Context: an optimization exercise on an open-source flow, tuned for small area. The choices shown serve that exercise and are no tape-out recipe.
The RTL was checked by simulation tests, not by an equivalence proof against the original design.
Not every run is shown, and edits may drop behaviour that the tests do not exercise.

run_1/wire_density.png
Bar = 100 um. 33 x 33 tiles, from dark blue (low) to red (high), scaled to the fullest tile. Values are wire area over tile area, all layers added.
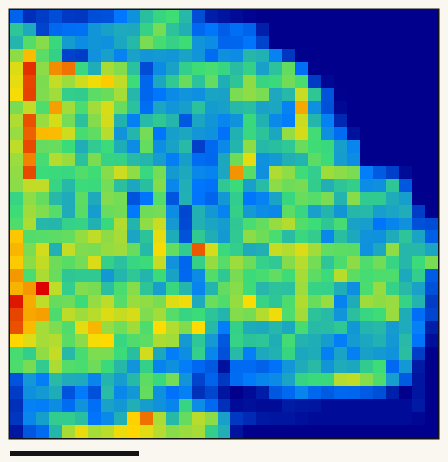
run_1/metal_stack.png
Bar = 100 um. Only two layers are drawn.
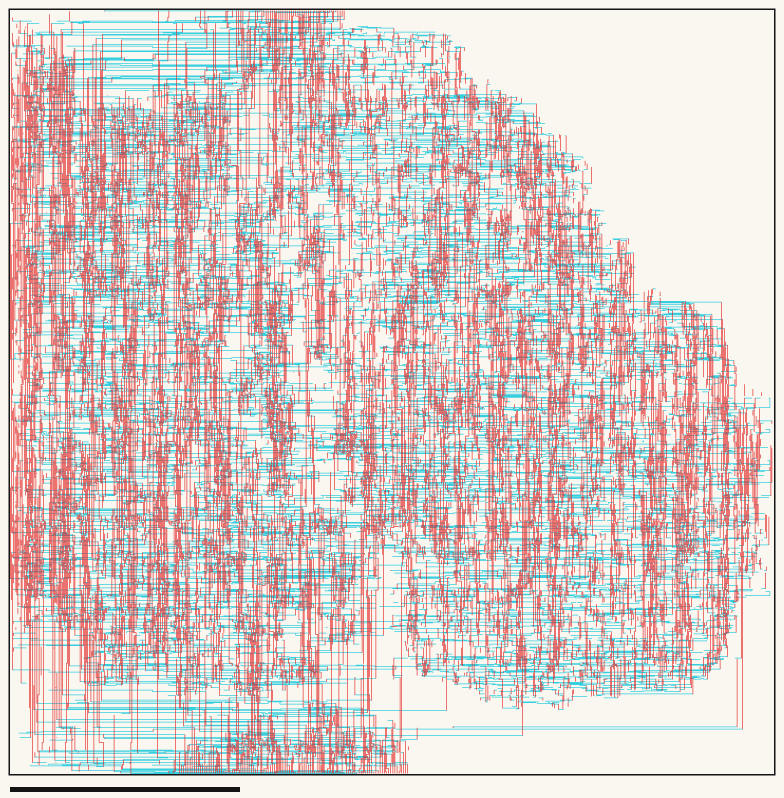
run_1/final_worst_path.png
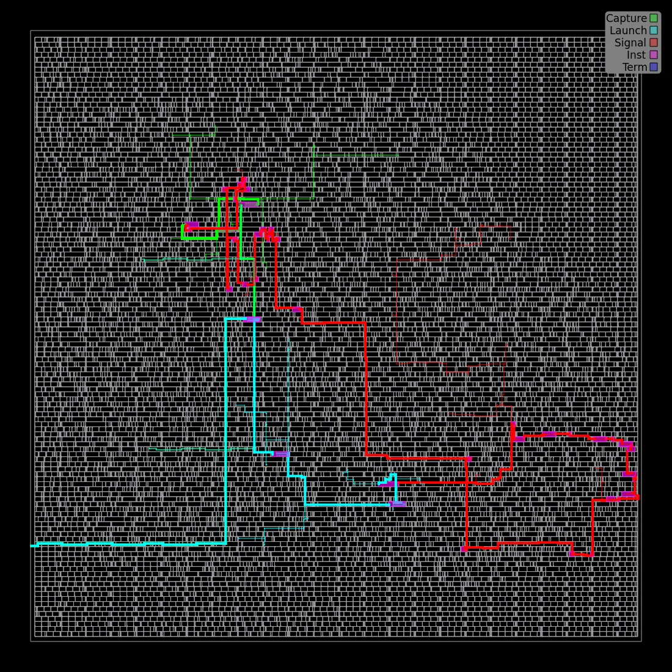
==> flow/design.v <==
module IIR6_27bit_fixed (audio_out, audio_in, 
			scale, 
			b1, b2, b3, b4, b5, b6, b7,
			a2, a3, a4, a5, a6, a7,
			state_clk, lr_clk, reset) ;
output reg signed [15:0] audio_out ;
input wire signed [15:0] audio_in ;
input wire [2:0] scale ;
input wire signed [26:0] b1, b2, b3, b4, b5, b6, b7, a2, a3, a4, a5, a6, a7 ;
input wire state_clk, lr_clk, reset ;
wire signed [26:0] f1_mac_new, f1_coeff_x_value ;
reg signed [26:0] f1_coeff, f1_mac_old, f1_value ;
reg signed [26:0] x_n ;
reg signed [26:0] x_n1, x_n2, x_n3, x_n4, x_n5, x_n6 ; 
reg signed [26:0] f1_y_n1, f1_y_n2, f1_y_n3, f1_y_n4, f1_y_n5, f1_y_n6 ; 
signed_mult f1_c_x_v (f1_coeff_x_value, f1_coeff, f1_value);
assign f1_mac_new = f1_mac_old + f1_coeff_x_value ;
reg [3:0] state ;
reg last_clk ; 
always @ (posedge state_clk) 
begin
	if (reset)
	begin
		state <= 4'd15 ;  
		x_n1 <= 27'd0 ; x_n2 <= 27'd0 ; x_n3 <= 27'd0 ;
		x_n4 <= 27'd0 ; x_n5 <= 27'd0 ; x_n6 <= 27'd0 ;
		f1_y_n1 <= 27'd0 ; f1_y_n2 <= 27'd0 ; f1_y_n3 <= 27'd0 ;
		f1_y_n4 <= 27'd0 ; f1_y_n5 <= 27'd0 ; f1_y_n6 <= 27'd0 ;
		audio_out <= 16'd0 ;
		last_clk <= 1'b0 ;
	end
	else begin
		case (state)
			1: 
			begin
				f1_mac_old <= 27'd0 ;
				f1_coeff <= b1 ;
				f1_value <= {audio_in, 11'b0} ;				
				x_n <= {audio_in, 11'b0} ;				
				state <= 4'd2;
			end
			2: 
			begin
				f1_mac_old <= f1_mac_new ;
				f1_coeff <= b2 ;
				f1_value <= x_n1 ;				
				state <= 4'd3;
			end
			3:
			begin
				f1_mac_old <= f1_mac_new ;
				f1_coeff <= b3 ;
				f1_value <= x_n2 ;
				state <= 4'd4;
			end
			4:
			begin
				f1_mac_old <= f1_mac_new ;
				f1_coeff <= b4 ;
				f1_value <= x_n3 ;
				state <= 4'd5;
			end
			5:
			begin
				f1_mac_old <= f1_mac_new ;
				f1_coeff <= b5 ;
				f1_value <= x_n4 ;
				state <= 4'd6;
			end
			6: 
			begin
				f1_mac_old <= f1_mac_new ;
				f1_coeff <= b6 ;
				f1_value <= x_n5 ;
				state <= 4'd7;
			end
			7: 
			begin
				f1_mac_old <= f1_mac_new ;
				f1_coeff <= b7 ;
				f1_value <= x_n6 ;
				state <= 4'd8;
			end
			8:
			begin
				f1_mac_old <= f1_mac_new ;
				f1_coeff <= a2 ;
				f1_value <= f1_y_n1 ; 
				state <= 4'd9;
			end
			9: 
			begin
				f1_mac_old <= f1_mac_new ;
				f1_coeff <= a3 ;
				f1_value <= f1_y_n2 ; 				
				state <= 4'd10;
			end
			4'd10: 
			begin
				f1_mac_old <= f1_mac_new ;
				f1_coeff <= a4 ;
				f1_value <= f1_y_n3 ; 				
				state <= 4'd11;
			end
			4'd11: 
			begin
				f1_mac_old <= f1_mac_new ;
				f1_coeff <= a5 ;
				f1_value <= f1_y_n4 ; 				
				state <= 4'd12;
			end
			4'd12: 
			begin
				f1_mac_old <= f1_mac_new ;
				f1_coeff <= a6 ;
				f1_value <= f1_y_n5 ; 				
				state <= 4'd13;
			end
			13: 
			begin
				f1_mac_old <= f1_mac_new ;
				f1_coeff <= a7 ;
				f1_value <= f1_y_n6 ; 				
				state <= 4'd14;
			end
			14: 
			begin
				f1_y_n1 <= f1_mac_new<<scale ; 
				audio_out <= f1_y_n1[26:11] ;				
				f1_y_n2 <= f1_y_n1 ;
				f1_y_n3 <= f1_y_n2 ;
				f1_y_n4 <= f1_y_n3 ;
				f1_y_n5 <= f1_y_n4 ;
				f1_y_n6 <= f1_y_n5 ;				
				x_n1 <= x_n ;
				x_n2 <= x_n1 ;
				x_n3 <= x_n2 ;
				x_n4 <= x_n3 ;
				x_n5 <= x_n4 ;
				x_n6 <= x_n5 ;
				state <= 4'd15;
			end
			15:
			begin
				if (lr_clk && last_clk==1)
				begin
					state <= 4'd1 ;
					last_clk <= 1'h0 ;
				end
				else if (~lr_clk && last_clk==0)
				begin
					last_clk <= 1'h1 ;				
				end	
			end
			default:
			begin
				state <= 4'd15 ;
			end
		endcase
	end
end	
endmodule
module signed_mult (out, a, b);
	output 		[26:0]	out;
	input 	signed	[26:0] 	a;
	input 	signed	[26:0] 	b;
	wire	signed	[26:0]	out;
	wire 	signed	[53:0]	mult_out;
	assign mult_out = a * b;
	assign out = {mult_out[53], mult_out[49:24]};
endmodule
==> flow/run.sh <==
#!/bin/bash
# synth_recipe.tcl (not shown) runs the flow's synth.tcl, then flattens the netlist and writes it again
# the make line also repeats each setting of config.mk as NAME=value (left out here)
make -C /OpenROAD-flow-scripts/flow DESIGN_CONFIG=/design/flow/config.mk WORK_HOME=/design/flow/orfs CLKGATE_MAP_FILE= SYNTH_SCRIPT=/design/flow/synth_recipe.tcl finish
==> flow/config.mk <==
export PLATFORM = sky130hd
export DESIGN_NAME = IIR6_27bit_fixed
export DESIGN_NICKNAME = IIR6_27bit_fixed
export VERILOG_FILES = /design/flow/design.v
export SDC_FILE = /design/flow/constraint.sdc
export NUM_CORES = 4
export LEC_CHECK = 0
export CAP_MARGIN = 20
export CORE_MARGIN = 2
export CORE_UTILIZATION = 40
export SLEW_MARGIN = 20
==> flow/constraint.sdc <==
create_clock -name core_clock -period 20.0 [get_ports {state_clk}]
set_input_delay 4.0000 -clock core_clock [delete_from_list [all_inputs] [get_ports {state_clk}]]
set_output_delay 4.0000 -clock core_clock [all_outputs]
set_load 0.01 [all_outputs]
==> metrics.md, run 1 <==
| Metric | Value |
|---|---|
| Via Count | roughly 35000 |
| Total core area | 107000 um2 |
| Synth top area share | 0.352 |
| Compound-Gate Fraction of Synth Area | 0.121 |
| Area after DPL | 48400 um2 |
| Setup bufs post-CTS | 0 |
| Critical setup path kind | flip-flop to flip-flop |
| Largest family of logic cells by synthesized area | adder cells |
| Yosys top cell by area | fa_1 |
| Post-Synth XOR/XNOR Area | 0.0120 |
| Mapped Nets | approximately 6000 |
| Unrepaired setup endpoints after global routing | false |
| Hold Crit Class | flip-flop to flip-flop |
| Initial antenna violation count | 21 |
| # port buffers | 388 |
| CP Max Fanout | 27 |
| IO Pins | between 300 and 400 |
| CP most frequent cell | fa_1 |
| Outcome | finished clean |
| Yosys cell types | 76 |
| Synthesized area per cell | 8.97 um2 |
| Num CTS Buffers | about 40 |
| Iteration-0 DRC Markers | 3264 |
| Vias in the first global route | roughly 36000 |
| Drt pass-1 iters | 8 |
| Sequential cell area fraction in the yosys report | 0.189 |
## Picture notes: wire_density.png
mean over tiles = 0.23
nearly empty tiles = 13%
fullest tile = 0.61
emptiest ninth of the die = top right
tiles over half the peak = 32%

## Picture notes: metal_stack.png
met2 -> red  # wire length 71.0 mm
met1 -> cyan  # wire length 66.4 mm

## Picture notes: final_worst_path.png
final worst setup slack: 9.33 ns
Tmin final: 10.67 ns

run 1: area by class of cell:
class,count,area [um2],share of cell area
antenna,6,15.0,0.000301
clock buffer,56,1140,0.0229
clock inverter,20,218,0.00436
inverter,820,3080,0.0617
multi-input combinational,3332,30900,0.619
sequential,360,8180,0.164
tap,1403,1760,0.0352
timing repair buffer,472,4620,0.0926
run 1: cell usage in the layout, fill, tap and decap left out, types with 21 or more instances in the layout:
master | synthesis | layout
nand2_1 | 913 | 913
inv_1 | 818 | 818
fa_1 | 761 | 761
clkdlybuf4s50_1 | 0 | 387
and2_1 | 339 | 339
a21oi_1 | 291 | 291
dfxtp_1 | 263 | 263
ha_1 | 182 | 182
a22o_1 | 129 | 129
a221oi_1 | 130 | 129
nor2_1 | 134 | 124
edfxtp_1 | 97 | 97
buf_4 | 16 | 75
nand4_1 | 48 | 48
clkbuf_16 | 0 | 42
xnor2_1 | 39 | 39
a22oi_1 | 36 | 36
nand3_1 | 33 | 33
o21ai_0 | 31 | 31
nor3_1 | 27 | 23
nand2b_1 | 21 | 21
a21o_1 | 21 | 21
run 1: final timing paths:
check	start	endpoint	slack, ns	depth (start not counted)
worst max-delay path	f1_coeff[14]	f1_y_n1[26]	9.33	34
worst min-delay path	x_n3[21]	x_n4[21]	0.44	2
worst max register to register	f1_coeff[14]	f1_y_n1[26]	9.33	34
worst min register to register	x_n3[21]	x_n4[21]	0.44	2
run 1: sequential cells by signal, summed over array words and instances (netlist names), 16 cells and up:
signal      count
x_n5           16
f1_value       27
x_n            16
x_n4           16
f1_y_n1        27
x_n6           16
f1_y_n6        27
x_n1           16
x_n2           16
f1_y_n2        27
f1_y_n4        27
f1_mac_old     27
f1_y_n3        27
f1_coeff       27
f1_y_n5        27
x_n3           16
run 1: critical path, delay by kind of cell, from the launching register on:
kind            cells  cell delay (ns)
compound gates     11             3.43
xor+xnor            2             0.39
fa+ha+maj           9             3.90
buf+inv             4             0.21
flops               1             1.07
simple gates        8             1.53
run 1: logic make-up after synthesis:
family,Yosys count
AND/OR/NAND/NOR,1547
buffers and inverters,1130
adder cells (fa/ha/maj),943
AO/OA/AOI/OAI,748
flip-flops,360
XOR/XNOR,59
multiplexers,35
run 1: metal layers:
layer | routed length (um) | share of wire | global-route usage
met5 | 77 | 0.00050 | 0
met4 | 5190 | 0.034 | 0.0866
met3 | 11400 | 0.074 | 0.0443
met2 | 71000 | 0.46 | 0.448
met1 | 66400 | 0.43 | 0.388
run 1: per-stage QoR:
step / hold WS, ns / utilization
2_1_floorplan: 0.436 / -
4_1_cts: 0.438 / 0.464
3_3_place_gp: 0.441 / 0.451
3_5_place_dp: 0.447 / 0.451
5_1_grt: 0.474 / 0.465
6_report: 0.445 / 0.465
run_1/cell_classes.png
Bar = 100 um.
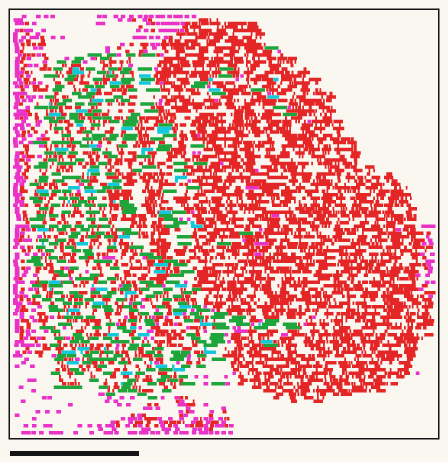

==> run 1 -> run 2 <==
==> flow/design.v (replaced) <==
module IIR6_27bit_fixed (audio_out, audio_in,
			scale,
			b1, b2, b3, b4, b5, b6, b7,
			a2, a3, a4, a5, a6, a7,
			state_clk, lr_clk, reset) ;
output reg signed [15:0] audio_out ;
input wire signed [15:0] audio_in ;
input wire [2:0] scale ;
input wire signed [26:0] b1, b2, b3, b4, b5, b6, b7, a2, a3, a4, a5, a6, a7 ;
input wire state_clk, lr_clk, reset ;
reg [4:0] ph ;
reg [2:0] sl ;
wire ph0   = (ph == 5'd0) ;
wire phend = (ph == 5'd26) ;
always @ (posedge state_clk)
begin
	if (reset) begin
		ph <= 5'd0 ;
		sl <= 3'd0 ;
	end else begin
		ph <= phend ? 5'd0 : ph + 5'd1 ;
		if (phend) sl <= (sl == 3'd5) ? 3'd0 : sl + 3'd1 ;
	end
end
reg l_d, r_d ;
always @ (posedge state_clk)
begin
	l_d <= lr_clk ;
	r_d <= reset ;
end
wire start = lr_clk & ~reset & ~l_d & ~r_d ;
reg [15:0] xl ;
always @ (posedge state_clk)
	if (start) xl <= audio_in ;
reg [3:0] q ;
reg pre ;       
reg pending ;   
reg f1 ;        
reg [2:0] g ;   
wire q_mid  = (q >= 4'd1) && (q <= 4'd12) ;
wire q_idle = (q >= 4'd14) ;
wire take_idle = q_idle & pending & (sl == g) ;
wire take_ovl  = (q == 4'd12) & pending ;
wire take = phend & (take_idle | take_ovl) ;
always @ (posedge state_clk)
begin
	if (reset) begin
		q <= 4'd15 ;
		pre <= 1'b0 ;
		pending <= 1'b0 ;
		f1 <= 1'b1 ;
		g <= 3'd0 ;
	end else begin
		pending <= start | (pending & ~take) ;
		if (phend) begin
			if (pre) begin
				q <= 4'd1 ;
				pre <= 1'b0 ;
			end else if (q_mid) begin
				q <= q + 4'd1 ;
				if (q == 4'd6) f1 <= 1'b0 ;
				if (q == 4'd12) begin
					g <= (g == 3'd5) ? 3'd0 : g + 3'd1 ;
					pre <= pending ;
				end
			end else if (q == 4'd13) begin
				q <= 4'd15 ;
			end else if (take_idle) begin
				q <= 4'd0 ;
				pre <= 1'b1 ;
			end
		end
	end
end
wire [3:0] ci = pre ? 4'd0 : q ;
wire comp = pre | q_mid ;
wire [3:0] xi = ph[3:0] + 4'd5 ;    
wire vx = (ph >= 5'd11) & xl[xi] ;
reg [26:0] y ;
reg ty ;
always @ (*)
begin
	case (scale)
		3'd0: ty = y[0] ;
		3'd1: ty = y[26] ;
		3'd2: ty = y[25] ;
		3'd3: ty = y[24] ;
		3'd4: ty = y[23] ;
		3'd5: ty = y[22] ;
		3'd6: ty = y[21] ;
		default: ty = y[20] ;
	endcase
end
wire vy = (ph >= {2'b00, scale}) & ty ;
wire v = (ci <= 4'd6) ? vx : vy ;
reg [26:0] c ;
always @ (*)
begin
	case (ci)
		4'd0: c = b1 ;
		4'd1: c = b2 ;
		4'd2: c = b3 ;
		4'd3: c = b4 ;
		4'd4: c = b5 ;
		4'd5: c = b6 ;
		4'd6: c = b7 ;
		4'd7: c = a2 ;
		4'd8: c = a3 ;
		4'd9: c = a4 ;
		4'd10: c = a5 ;
		4'd11: c = a6 ;
		default: c = a7 ;
	endcase
end
reg [26:0] A ;
reg [1:0] L ;
wire neg = v & phend ;
wire [27:0] pp = v ? {c[26], c} : 28'd0 ;
wire [27:0] addend = pp ^ {28{neg}} ;
wire [27:0] ain = ph0 ? 28'd0 : {A[26], A} ;
wire [27:0] sum = ain + addend + {27'd0, neg} ;
wire [26:0] mulres = {sum[27], sum[23:1], sum[0], L[1], L[0]} ;
always @ (posedge state_clk)
begin
	A <= sum[27:1] ;
	L <= {sum[0], L[1]} ;
end
reg [26:0] acc ;
always @ (posedge state_clk)
begin
	if (comp & phend)
		acc <= mulres ;
	else
		acc <= {1'b0, acc[26:1]} ;
end
reg [161:0] r ;
reg cr ;
wire mask = f1 & (q >= 4'd1) & (q <= 4'd6) ;
wire rv = r[0] & ~mask ;
wire a0 = acc[0] ;
wire ci_r = cr & ~ph0 ;
wire sr = rv ^ a0 ^ ci_r ;
wire q_add = ((q >= 4'd2) && (q <= 4'd6)) || ((q >= 4'd8) && (q <= 4'd13)) ;
wire q_wr = (q == 4'd7) ;
wire q_y = (q == 4'd1) ;
wire rin = q_add ? sr : (q_wr ? a0 : r[0]) ;
always @ (posedge state_clk)
begin
	cr <= (rv & a0) | (rv & ci_r) | (a0 & ci_r) ;
	r <= {rin, r[161:1]} ;
	y <= {(q_y ? sr : y[0]), y[26:1]} ;
end
always @ (posedge state_clk)
begin
	if (pre & (ph >= 5'd11))
		audio_out <= {vy & ~f1, audio_out[15:1]} ;
end
endmodule
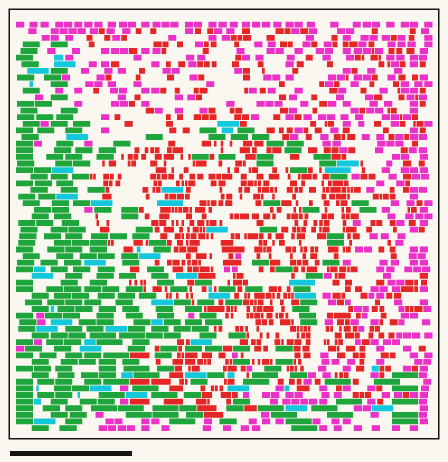
run_2/cell_classes.png
Bar = 50 um.
flip-flops -> green  # cells 298
clock drivers and dummy loads -> cyan  # cells 48
all other logic -> red  # cells 744
other buffers and delay cells -> magenta  # cells 406

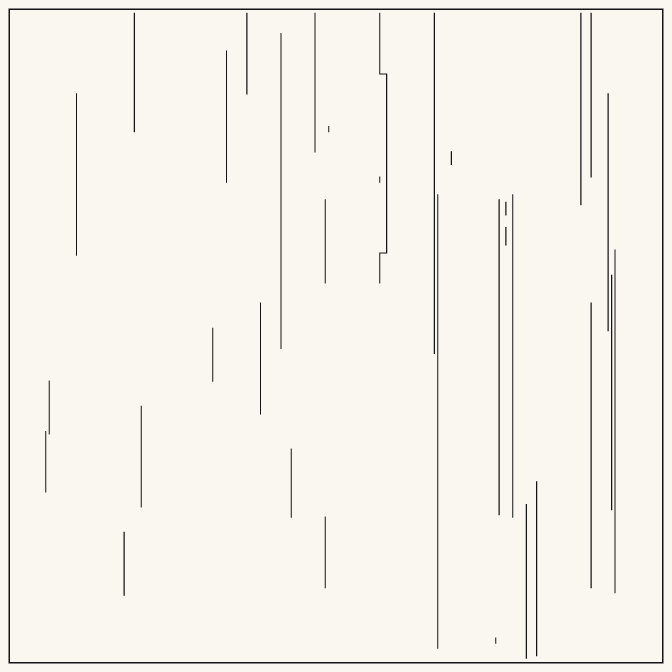
run_2/met4.png
main direction = vertical
wire length on this layer = 1390 um
longest straight run = 122 um
share of all routed wire = 3.0%
nets with wire on the layer = 25

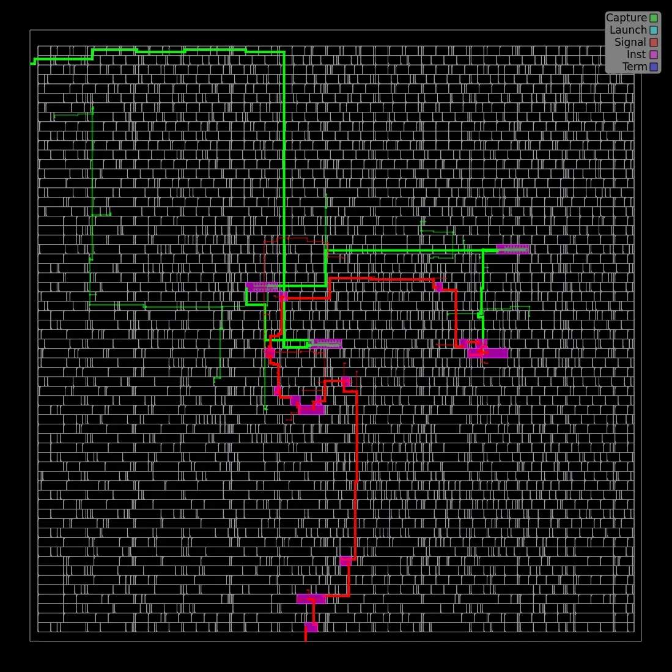
run_2/final_worst_path.png
Finished Core Util: 0.590
setup tns final: 0 ns

==> run 2 against run 1 <==
Effect of this change:
- synthesized cell count down 77%
- global-route usage grew 1.0 points
- final area shrank 66%
- critical endpoint is now acc[24]
- routed wire length is 70% lower
==> metrics.md, run 2 <==
| Metric | Value |
|---|---|
| GRT Max-Usage Layer | met2 (unchanged) |
| Hold Crit Class | flip-flop to flip-flop (unchanged) |
| Clk slew on worst S/H paths | 0.06 ns (about the same) |
| Yosys top cell by area | dfxtp_1 (was fa_1) |
| Setup bufs post-CTS | 0 (unchanged) |
| Crit-path leading delay family | compound AO/OA/AOI/OAI gates (was adder cells) |
| Max reg flops | ~160 |
| CP Max Fanout | 14 (was 27) |
| CTS resizes | 0 (unchanged) |
| Synthesized area per cell | 10.7 um2 (was 8.97 um2) |
| IO Pins | 389 (unchanged) |
| Critical setup path kind | input port to flip-flop (was flip-flop to flip-flop) |
| Drt pass-1 iters | 7 (was 8) |
| GR Layer Usage met1 | 0.401 (was 0.388) |
| Most common cell in the synthesized netlist | dfxtp_1 (was nand2_1) |
| Tmin final | 8.48 ns (was 10.67 ns) |
| CTS Hold Bufs | 0 (unchanged) |
| Outcome | finished clean (unchanged) |
| Synth top area share | 0.450 (was 0.352) |
| Routing usage on met2 | 0.442 (was 0.448) |
| Initial antenna violation count | 18 (was 21) |
| WHS | 0.292 ns (was 0.445 ns) |
| Most flop-heavy register | r |
| Post-synthesis instance total | 1110 (was 4822) |
| Unrepaired setup endpoints after global routing | false (unchanged) |
| Via Count | 10400 (was 35200) |
| Sequential cell area fraction in the yosys report | 0.531 (was 0.189) |
| Iteration-0 DRC Markers | 1013 (was 3264) |
| Num CTS Buffers | 28 (was 41) |
| Most common cell after layout, fill and taps aside | clkdlybuf4s50_1 (was nand2_1) |
| # port buffers | 388 (unchanged) |
| Total core area | 28900 um2 (was 107000 um2) |
| Vias in the first global route | 9972 (was 36000) |
| Met3 usage | 0.0629 (was 0.0443) |
| First-pass GRT wire length | 65.9 mm (was 232 mm) |
| Post-synth EDFFs | 32 (was 97) |
| Mapped Nets | 1520 (was 6138) |
| Commonest cells after routing, fill and taps aside | clkdlybuf4s50_1 (388), dfxtp_1 (266), a22oi_1 (106) (was nand2_1 (913), inv_1 (818), fa_1 (761)) |
| Yosys cell types | 76 (unchanged) |
| CP Capture Type | flip-flop (unchanged) |
| Final #Nets | 1888 (was 6343) |
| CP most frequent cell | a31oi_1 (was fa_1) |
| DIE AREA | 31000 um2 (was 111000 um2) |
| Crit path buf inv count | 1 (was 4) |
[run 2: cell type report]
| cell class | instances | area (um2) | share of cell area |
|---|---|---|---|
| multi-input combinational | 719 | 5200 | 0.305 |
| inverter | 25 | 93.8 | 0.00550 |
| clock buffer | 36 | 802 | 0.0470 |
| antenna | 11 | 27.5 | 0.00161 |
| sequential | 298 | 6290 | 0.368 |
| tap | 384 | 480 | 0.0282 |
| clock inverter | 12 | 154 | 0.00902 |
| timing repair buffer | 406 | 4020 | 0.236 |
[run 2: worst paths after layout]
kind,slack (ns),depth (start not counted),end,startpoint
setup / recovery,11.52,14,acc[24],scale[0]
hold / removal,0.29,0,r[41],r[42]
setup reg to reg,14.16,18,acc[24],q[0]
hold reg to reg,0.29,0,r[41],r[42]
[run 2: worst register-to-register path, cell delays in order, from the launching register on]
cell and delay, ns:
dfxtp_1 0.86, nor2_1 0.17, a21o_1 0.43, buf_4 0.34, a22oi_1 0.52, nand2_1 0.12
a221oi_1 0.22, nand3_1 0.13, xnor2_1 0.43, nor2_1 0.09, ha_1 0.38, a21o_1 0.20
a21oi_1 0.26, o211ai_1 0.18, a31oi_1 0.45, o21ai_0 0.30, a31oi_1 0.26, xnor2_1 0.10
mux2_2 0.26
[run 2: metrics by stage]
stage                     area, um2  cells  utilization  setup WS, ns
final                         17100   1891        0.590         11.52
after global routing          17100   1891        0.590         11.09
after CTS                     17000   1880        0.589         11.50
after detailed placement      16100   1832        0.556         10.93
after global placement        16100   1832        0.556         11.00
after floorplan               11800   1110            -         12.26
[run 2: logic make-up (layout without fill, tap and decap cells)]
logic type / after synthesis / count (layout) / synth area share
adders and majority gates: 37 / 37 / 0.0404
muxes: 28 / 28 / 0.0326
DFF: 298 / 298 / 0.531
AOI/OAI and AO/OA: 299 / 299 / 0.192
xor gates and xnor gates: 56 / 56 / 0.0421
and+or+nand+nor: 299 / 299 / 0.128
buffers and inverters: 93 / 479 / 0.0329
other: 0 / 11 / 0
[run 2: per-layer routing]
metal  vias up  share of wire
li1       4888              -
met3        73          0.076
met5         -         0.0016
met1      4998           0.44
met4        12          0.030
met2       432           0.46

port drivers added, routing unchanged:
The flow's constraints put no driver on any port. The routed layouts listed below were extracted and timed again, unchanged, in two steps. Step 1: set_driving_cell puts a clkbuf_16 on state_clk and a buf_2 on each other input, an assumption about the parent block. Step 2 adds t to the input delays and takes it off the output delays; t is the mean of the earliest and latest rising clock arrival at the registers after step 1. Input paths then give back, and output paths get back, about the clock's delay inside the block. Slacks: ideal ports / drivers / drivers and shift; pairs: ideal ports / drivers.
run | t, ns | setup WS [ns] | worst register clock-pin slew, ns | pins driven straight from the clock port
run 1 | 0.642 | 9.327 / 9.327 / 9.327 | 0.07 / 0.07 | 1
run 2 | 0.599 | 11.522 / 11.556 / 10.956 | 0.07 / 0.07 | 1
After both steps setup and hold are still met in every run listed. The setup slack of run 2, which loses most, moves by +0.034 ns with the drivers and by -0.566 ns with both steps.
